What follows belongs to an exercise in optimizing a design on an open flow for small area, a short achievable clock period and few clock cycles; a production flow would make more cautious choices.
Function was checked by simulation only, so behaviour that the tests miss may differ from the original.
Some runs may be left out. An edit can pass the tests and still lose a function that they never use.

==> design/flow/design.v <==
module accelerator (
    input clk,
    input rst_n,
    input start,
    input [130:0] A,   
    input [127:0] B,   
    output reg [258:0] P,   
    output reg ready
);
    logic [65:0] A_low;
    logic [64:0] A_high;
    logic [63:0] B_low, B_high;
    reg [258:0] partial_sum;   
    reg [258:0] partial_product;   
    reg [1:0] state;  
    reg [1:0] step;   
    wire [129:0] mult_result_Alow_Blow;
    wire [129:0] mult_result_Alow_Bhigh;
    wire [128:0] mult_result_Ahigh_Blow;
    wire [128:0] mult_result_Ahigh_Bhigh;
    assign mult_result_Alow_Blow = A_low * B_low;
    assign mult_result_Alow_Bhigh = A_low * B_high;
    assign mult_result_Ahigh_Blow = A_high * B_low;
    assign mult_result_Ahigh_Bhigh = A_high * B_high;
    always @(posedge clk or negedge rst_n) begin
        if (!rst_n) begin
            A_low <= 0;
            A_high <= 0;
            B_low <= 0;
            B_high <= 0;
        end else if (start) begin
            A_low <= A[65:0];   
            A_high <= A[130:66];   
            B_low <= B[63:0];   
            B_high <= B[127:64];   
        end
    end
    always @(posedge clk or negedge rst_n) begin
        if (!rst_n) begin
            state <= 3;
            step <= 0;
            partial_sum <= 0;
            partial_product <= 0;
            ready <= 0;
            P <= 0;
        end else if (start) begin
            state <= 0;
            step <= 0;
            partial_sum <= 0;
            partial_product <= 0;
            ready <= 0;
        end else begin
            case (state)
                0: begin
                    state <= 1;
                end
                1: begin
                    case(step)
                      2'b00: partial_product <= {129'b0, mult_result_Alow_Blow};
                      2'b01: partial_product <= {129'b0, mult_result_Alow_Bhigh};
                      2'b10: partial_product <= {130'b0, mult_result_Ahigh_Blow};
                      2'b11: partial_product <= {130'b0, mult_result_Ahigh_Bhigh};
                    endcase
                    state <= 2;
                end
                2: begin
                    case (step)
                        2'b00: partial_sum <= partial_sum + partial_product;   
                        2'b01: partial_sum <= partial_sum + (partial_product << 64);   
                        2'b10: partial_sum <= partial_sum + (partial_product << 66);   
                        2'b11: partial_sum <= partial_sum + (partial_product << 130);   
                    endcase
                    step <= step + 1;
                    if (step == 2'b11) begin
                        P <= partial_sum + (partial_product << 130);
                        ready <= 1;
                        state <= 3;  
                    end else begin
                        state <= 0;  
                    end
                end
                3: begin
                  ready <= 0;
                end
            endcase
        end
    end
endmodule
module processblock(
    input reset_n,
    input clk,
    input [127:0] r,
    input [128:0] m,  
    input [129:0] a_in,  
    output [129:0] a_out,
    input start,
    output done
);
    logic [130:0] m1;
    logic [258:0] m2;
    logic [131:0] m3;  
    wire [2:0] five;
    logic rdy;
    logic DUT_start;
    assign five = 5;
    localparam IDLE = 3'd0;
    localparam M1_CALC = 3'd1;
    localparam PAD = 3'd2; 
    localparam M2_CALC = 3'd3;
    localparam ACC_RUNNING = 3'd4;
    localparam M3_CALC = 3'd5;
    localparam A_OUT_CALC = 3'd6;
    localparam DONE = 3'd7;
    logic [2:0] current_state, next_state;
    always_ff@(posedge clk or negedge reset_n) begin
      if(!reset_n) begin
        current_state <= IDLE;
      end
      else begin
        current_state <= next_state;
      end
    end
    always_comb begin
      next_state = current_state;
      case(current_state)
        IDLE: begin
          if(start) begin
            next_state = M1_CALC;
          end
          else begin
            next_state = IDLE;
          end
        end
        M1_CALC: begin
          next_state = PAD;
        end
        PAD: begin
          next_state = M2_CALC;
        end
        M2_CALC: begin
          next_state = ACC_RUNNING;
        end
        ACC_RUNNING: begin
          if(rdy) begin
            next_state = M3_CALC;
          end
          else begin
            next_state = ACC_RUNNING;
          end
        end
        M3_CALC: begin
          next_state = A_OUT_CALC;
        end  
        A_OUT_CALC: begin
          next_state = DONE;
        end
        DONE: begin
          next_state = IDLE;
        end
        default: begin
          next_state = IDLE;
        end
      endcase
    end
    accelerator DUT(
      .clk(clk),
      .rst_n(reset_n),
      .start(DUT_start),
      .A(m1),   
      .B(r),   
      .P(m2),   
       .ready(rdy));
    always_ff@(posedge clk or negedge reset_n) begin
      if(!reset_n) begin
        m1 <= 0;
        DUT_start <= 0;
        m3 <= 0;
      end
      else begin
        case(current_state)
          IDLE: begin
          end
          M1_CALC: begin
            m1 <= {2'b0, m} + {1'b0, a_in};
          end
          PAD: begin
          end
          M2_CALC: begin
            DUT_start <= 1;
          end
          ACC_RUNNING: begin
            DUT_start <= 0;
          end
          M3_CALC: begin
            m3 <= {2'b0, m2[129:0]} + m2[258:130] * five;  
          end
          A_OUT_CALC: begin
          end
          DONE: begin
          end
          default: begin
            m1 <= 0;
            DUT_start <= 0;
            m3 <= 0;
          end
        endcase
      end
    end
    assign a_out = m3[129:0] + m3[131:130] * five;  
    assign done = (current_state == DONE) ? 1 : 0;
endmodule
module poly1305(
  input rst_ni,
  input clk,
  input [127:0] r,
  input [127:0] s,
  input [127:0] m,
  input fb,
  input ld,
  input first,
  output [127:0] p,
  output rdy);
  reg [129:0] acc;
  wire [129:0] acc_out;
  wire [129:0] acc_in;
  wire block_start;
  wire block_done;
  wire [128:0] msep;
  assign msep = fb ? {1'b1, m} : {1'b0, m};
  assign acc_in = first ? 130'b0 : acc;
  wire [127:0] rclamp;
  assign rclamp = r & 128'h0FFF_FFFC_0FFF_FFFC_0FFF_FFFC_0FFF_FFFF;
  processblock single(.reset_n(rst_ni),
  .clk (clk),
  .r (rclamp),
  .m (msep),
  .a_in (acc_in),
  .a_out(acc_out),
  .start(block_start),
  .done (block_done)
  );
  always_ff@(posedge clk or negedge rst_ni) begin
    if (!rst_ni)
      acc <= 130'h0;
    else
      acc <= block_done ? acc_out : acc;
  end
  assign block_start = ld;
  assign p = acc_out[127:0] + s;
  assign rdy = block_done;
endmodule
==> design/flow/run.sh <==
#!/bin/bash
# synth_recipe.tcl (not shown) runs the flow's synth.tcl, then flattens the netlist and writes it again
# the make line also repeats each setting of config.mk as NAME=value (left out here)
make -C /OpenROAD-flow-scripts/flow DESIGN_CONFIG=/design/flow/config.mk WORK_HOME=/design/flow/orfs CLKGATE_MAP_FILE= SYNTH_SCRIPT=/design/flow/synth_recipe.tcl finish
==> design/flow/config.mk <==
export PLATFORM = sky130hd
export DESIGN_NAME = poly1305
export DESIGN_NICKNAME = poly1305
export VERILOG_FILES = /design/flow/design.v
export SDC_FILE = /design/flow/constraint.sdc
export NUM_CORES = 8
export LEC_CHECK = 0
export CAP_MARGIN = 20
export CORE_MARGIN = 2
export CORE_UTILIZATION = 30
export PLACE_DENSITY = 0.5
export SETUP_SLACK_MARGIN = 0.3
export SLEW_MARGIN = 20
==> design/flow/constraint.sdc <==
create_clock -name core_clock -period 12.0 [get_ports {clk}]
set_input_delay 2.4000 -clock core_clock [delete_from_list [all_inputs] [get_ports {clk}]]
set_output_delay 2.4000 -clock core_clock [all_outputs]
set_load 0.01 [all_outputs]
==> results.cfg, run 1 <==
[global_routing]
grt_pass1_wl_mm = 3737
grt_max_degree = 148

[detailed_routing]
vias = 469300
firstDrtPassIters = 9
drc = 0

[sta]
tns_ps = 0
tightest_slew_ps = 1380
rsz0062_at_grt = true
hold_slack_ps = 480.4
slew_viol_final = 0
hold_violations = 0
relSlewSlack_pct = 7.372
fin_ws_ps = 443.1
finClkSkew_ps = 176.3
fmax_ghz = 0.08653

[status]
status = complete, no violations

[critical_path]
crit_required_ps = 12970
r2r_end = single.DUT.partial_product[117]
crit_top_cell = fa_1
crit_buf_inv = 10
slowest_stage = dfrtp_4
crit_start = single.DUT.B_low[36]
cp_top_family = adder cells
slowest_delay_ps = 1120

[clock_network]
ctsResizeCount = 13
cts_tree = done
cts.path.max_buffers = 5
htree_num_levels = 4
cts_root_buf = clkbuf_16

[synthesis]
synthCells = 66500
avgSynthCellArea_sq_um = 8.646
synth_area_leader_cell = fa_1
synth_area_sq_mm = 0.5750
ys_seq_elements = 1283
synthFlopType = dfrtp_1
ys_seq_area_share_pct = 5.584

[layout]
largest_class = multi-input gates
syn2layout_area_growth_pct = 8.995
layout-drive-gt1-share_pct = 5.766
final_cell_area_sq_mm = 0.6267
clk_share_pct = 1.092
n_all_buffers = 2731
multi_input_area_share_pct = 75.52

[floorplanning]
die_x_mm = 1.388
ios = 518
start_util_pct = 30.07
row_count = 508
dieArea_sq_mm = 1.928
nWellTaps = 25500

[place]
port_buffers = 495
place_area_sq_mm = 0.6180
Testbench counts for the RTL of run 1, summed over its fixed seeds: cycles 10,744.
==> run 1: Yosys cell counts, types with 232 or more instances <==
library cell,count
inv_1,14510
fa_1,13050
nand2_1,10170
and2_1,5927
clkbuf_1,4293
ha_1,3894
a21oi_1,2280
o21ai_0,1663
nor2_1,1365
dfrtp_1,1281
xnor2_1,924
a21o_1,895
nand4_1,700
xor2_1,586
mux2_2,585
nand3_1,409
o21bai_1,402
nor3_1,345
nor2b_1,258
a221oi_1,232
==> run 1: tightest hold or removal path, delay by kind of cell, from the launching register on <==
kind             cells  cell delay, ps
AO/OA/AOI/OAI        1              60
flip-flops           1             340
AND/OR/NAND/NOR      1              50
==> run 1: state kept, by name, indices dropped and copies added (netlist names) <==
signal	cells
single.DUT.B_low	54
single.DUT.P	259
single.DUT.ready	1
single.DUT.partial_sum	259
single.m3	132
single.DUT.state	2
single.DUT.partial_product	126
acc	130
single.DUT_start	1
single.DUT.B_high	52
single.DUT.A_high	65
single.DUT.A_low	66
single.current_state	3
single.m1	131
single.DUT.step	2
==> run 1: cells in the final DEF, fill, tap and decap left out, drive strengths merged, types with 117 or more instances in the layout <==
cell type,Yosys,final
clkdlybuf4s50,0,490
diode,0,379
nor2,1366,1366
nand2b,155,155
a221oi,232,232
xor2,586,586
nand2,10170,10170
a21o,895,895
a31oi,197,197
mux2,586,586
and2,5935,5935
fa,13050,13050
dfrtp,1281,1281
buf,59,2238
nor3,353,353
nand3,409,409
nand4,700,700
o21bai,402,402
ha,3894,3894
nor4,132,132
o21ai,1717,1717
xnor2,924,924
inv,14510,14530
a211oi,146,146
a21oi,2281,2281
and3,186,186
or3,117,117
clkbuf,4293,246
o21a,200,200
nor2b,258,258
==> run 1: layer usage <==
layer  part of all wire [%]  track usage (%)  wire [microns]  up-vias
li1                       -                -               -   196700
met1                     42            36.36         1099000   247600
met2                     42            39.68         1105000    20880
met3                     11            8.720          290500     3841
met4                    5.7            12.66          150000      196
met5                  0.061          0.07843            1608        -
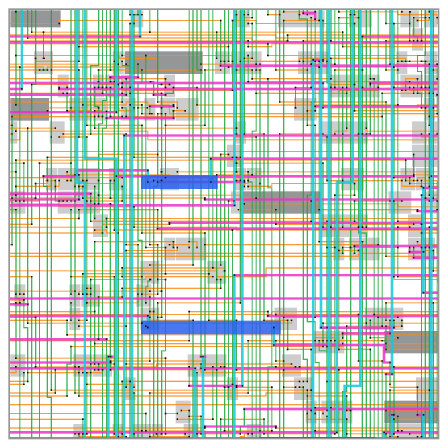
run_1/zoom.png
Region (322, 322) to (372, 372) microns. Cells in grey, sequential cells in the stronger grey; small squares are vias.
met2 -> green
met3 -> magenta
met5 -> blue
met4 -> cyan
met1 -> orange
cells with their middle in the window = 102
sequential cells in the window = 6
netlist names of flops here include = `single.DUT.partial_sum` (6)
most frequent = nand2_1 (14), nor2_1 (12)

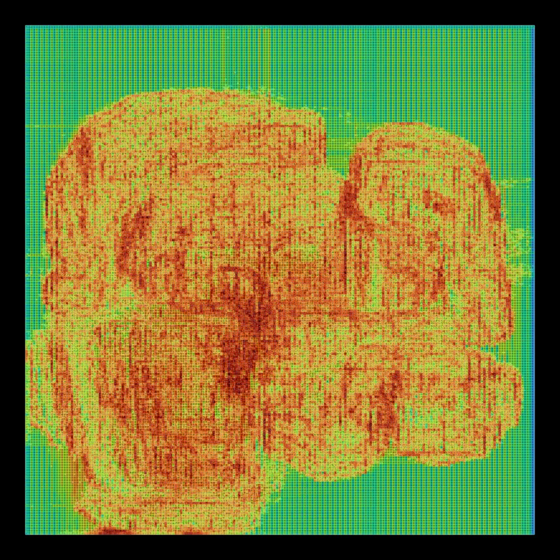
run_1/final_congestion.png
gr usage total: 27.15%
Final Util: 32.78%
grt met3 use: 8.720%
GR Util met1: 36.36%
busiest grt layer: met2

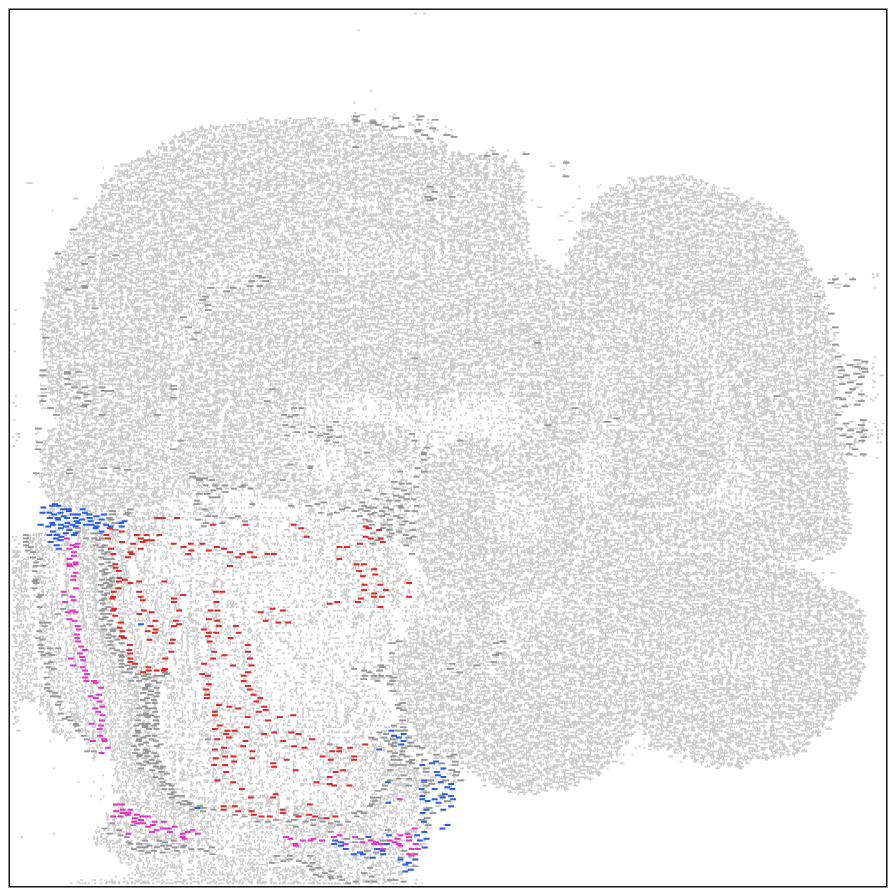
run_1/registers.png
Other sequential cells in the stronger grey, the rest of the logic in the fainter grey.
`single.DUT.partial_sum` -> red  # flops 259
`single.m3` -> magenta  # flops 132, where lower left
`single.m1` -> blue  # flops 131
not coloured = 761
sequential share of cell area: 5.267%
register area: 0.03301 sq mm

==> run 2: too many edits to list; what changed since run 1 <==
design/flow/design.v: 251 -> 3045 lines; modules unchanged: 0
  fa: new, 4 lines
  poly1305: edited, 40 -> 3041 lines
  removed: accelerator, processblock
==> module fa as of run 2 <==
module fa(input a, input b, input ci, output s, output co);
  assign s = a ^ b ^ ci;
  assign co = (a & b) | (ci & (a | b));
endmodule
--- a/design/flow/config.mk
+++ b/design/flow/config.mk
@@ -12,2 +12,3 @@
 export SETUP_SLACK_MARGIN = 0.3
 export SLEW_MARGIN = 20
+export SYNTH_HIERARCHICAL = 1
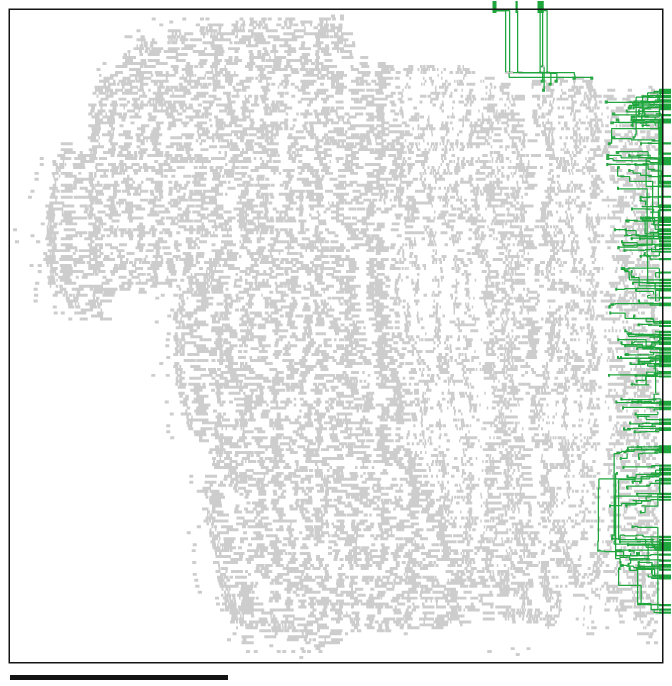
run_2/port_nets.png
The bar under the picture is 200 microns long.
`s` -> green  # bits 128, direction input, end cells 128, wire 6580 microns

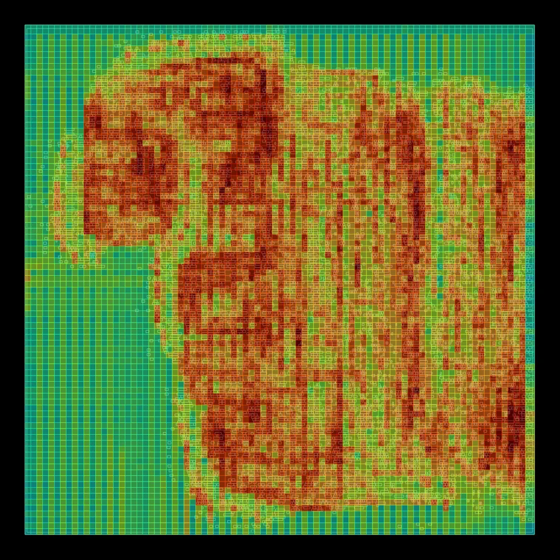
run_2/final_congestion.png
gr usage total: 28.68%
GR Util met1: 37.18%
grt met3 use: 9.574%
wire per inst: 35.82 microns

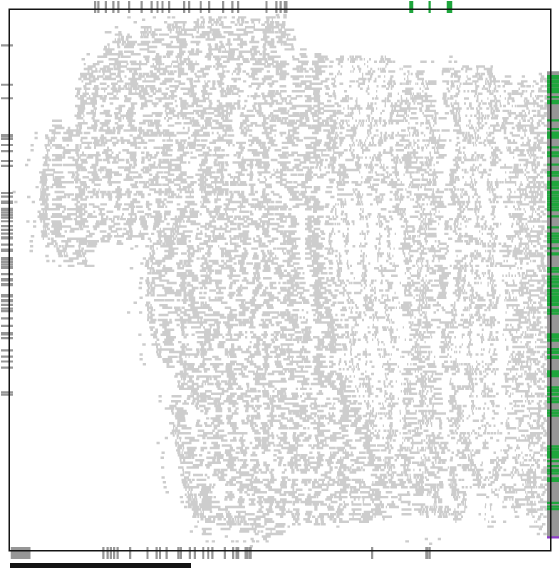
run_2/pins.png
The bar under the picture is 200 microns long. Pins as bars across the die edge, other pins in grey.
`first` -> purple  # pins 1, direction input, edge right
`s` -> green  # pins 128, direction input, edge 122 right, 6 top
all pins by edge = 379 right, 57 left, 52 bottom, 30 top
number of buffers added on ports: 495
Die Ht: 597.1 microns

==> run 2 against run 1 <==
  * Routed wire length is 80% lower
  * Synthesized cell count fell by 85%
  * Sequential share of layout area grew 12 points
  * Critical path type unchanged
==> results.cfg, run 2 <==
[layout]
final_common_cell = fa_1
top_regs = A x132, M x128, HsN x124
layout-drive-gt1-share_pct = 4.029
final_cell_mix = fa_1, a222oi_1, nand2_1
syn2layout_area_growth_pct = 11.61
top_register = A
largest_reg_flops = 132

[floorplanning]
start_util_pct = 30.17
ios = 518
die_x_microns = 597.1
dieArea_sq_mm = 0.3565
row_count = 217

[synthesis]
synth.most_common_cell = fa_1
netlist.area_leader.share_pct = 32.41
synthCells = 10260
synthFlopType = edfxtp_1
synth_top_family_by_area = adder cells
ys_seq_area_share_pct = 19.48
avgSynthCellArea_sq_um = 10.29
synth_area_sq_mm = 0.1055

[critical_path]
slowest_stage = a21oi_1
cp_top_family = compound AO/OA/AOI/OAI gates
crit_required_ps = 12750
crit_buf_inv = 3
slowest_delay_ps = 730

[detailed_routing]
firstDrtPassIters = 15
vias = 96480
drc = 0

[sta]
slew_viol_final = 0
hold_slack_ps = 369.0
hold_violations = 0
relSlewSlack_pct = 14.60
finClkSkew_ps = 56.22
fmax_ghz = 0.1308
tns_ps = 0
tightest_slew_ps = 1281

[clock_network]
ctsResizeCount = 0
htree_num_levels = 3
cts_tree = done
cts_root_buf = clkbuf_16

[status]
status = complete, no violations

[global_routing]
grt_max_degree = 131
Testbench counts for the RTL of run 2, summed over its fixed seeds: cycles 5,112.
run 2: final cells by class:
type                            instances  area (sq um)  share of cell area, %
Antenna cell                           53         132.6                 0.1126
Clock buffer                          132          2934                  2.491
Clock inverter                         67         834.6                 0.7086
Inverter                              283          1070                 0.9084
Multi-Input combinational cell       8165         80220                  68.12
Sequential cell                       812         20560                  17.46
Tap cell                             4599          5754                  4.886
Timing Repair Buffer                  644          6262                  5.317
run 2: stage by stage:
stage	worst slack (ps)	area, sq um	utilization, %
after CTS	4396	117600	33.64
after detailed placement	4436	113900	32.56
final	4353	117800	33.68
after global routing	4028	117700	33.67
after global placement	4400	113900	32.56
after floorplan	2216	105900	-
run 2: final timing paths:
check,from,end,slack (ps),depth (start not counted)
worst min-delay path,it[5],f1,370,0
worst max register to register,LsN[8],A[130],4350,26
max in group asynchronous,rst_ni,A[93],8630,3
worst min register to register,it[5],f1,370,0
min in group asynchronous,rst_ni,A[6],1460,1
worst max-delay path,LsN[8],A[130],4350,26
run 2: modules after synthesis, one instance, submodules excluded:
| module | flip-flops and latches | cells | area [sq um] |
|---|---|---|---|
| fa | 0 | 1 | 20.02 |
| poly1305 | 812 | 8559 | 71540 |
run 2: cell families after synthesis:
group,after synthesis
AOI/OAI and AO/OA,3206
xor gates and xnor gates,476
adders and majority gates,2244
buffers and inverters,1370
DFF,812
muxes,16
other,1
and+or+nand+nor,2131
run 2: metal layers:
| metal | vias up | share of wire (%) | GRT usage, % |
|---|---|---|---|
| met5 | - | 0.052 | 0 |
| met4 | 38 | 5.8 | 12.65 |
| met3 | 1610 | 13 | 9.574 |
| met2 | 7565 | 43 | 43.29 |
| met1 | 48770 | 38 | 37.18 |
| li1 | 38490 | - | - |
run 2: worst reg2reg max path, delay by kind of cell, from the launching register on:
family                   cells  cell delay, ps
flip-flops                   1             340
buffers and inverters        3             770
AO/OA/AOI/OAI               16            4770
AND/OR/NAND/NOR              3             620
adder cells (fa/ha/maj)      3             840
multiplexers                 1             180

==> static timing again, ports no longer ideal <==
Ports are ideal in the flow. The routed layouts listed here were re-timed in OpenROAD.
Step 1, drivers: a clkbuf_16 drives clk and a buf_2 each remaining input, both assumed.
Step 2 also shifts input and output timing later by t, the mid clock arrival at the registers, as if the neighbouring blocks saw the same clock.
Three values: no drivers, after step 1, after step 2; two values: the first two.
| run | t, ns | setup WS [ns] | hold slack, ns |
|---|---|---|---|
| run 1 | 1.381 | 0.443 / 0.275 / 0.443 | 0.480 / 0.480 / 0.480 |
| run 2 | 0.976 | 4.353 / 4.353 / 4.353 | 0.369 / 0.369 / 0.369 |
After both steps every run listed still meets setup and hold.
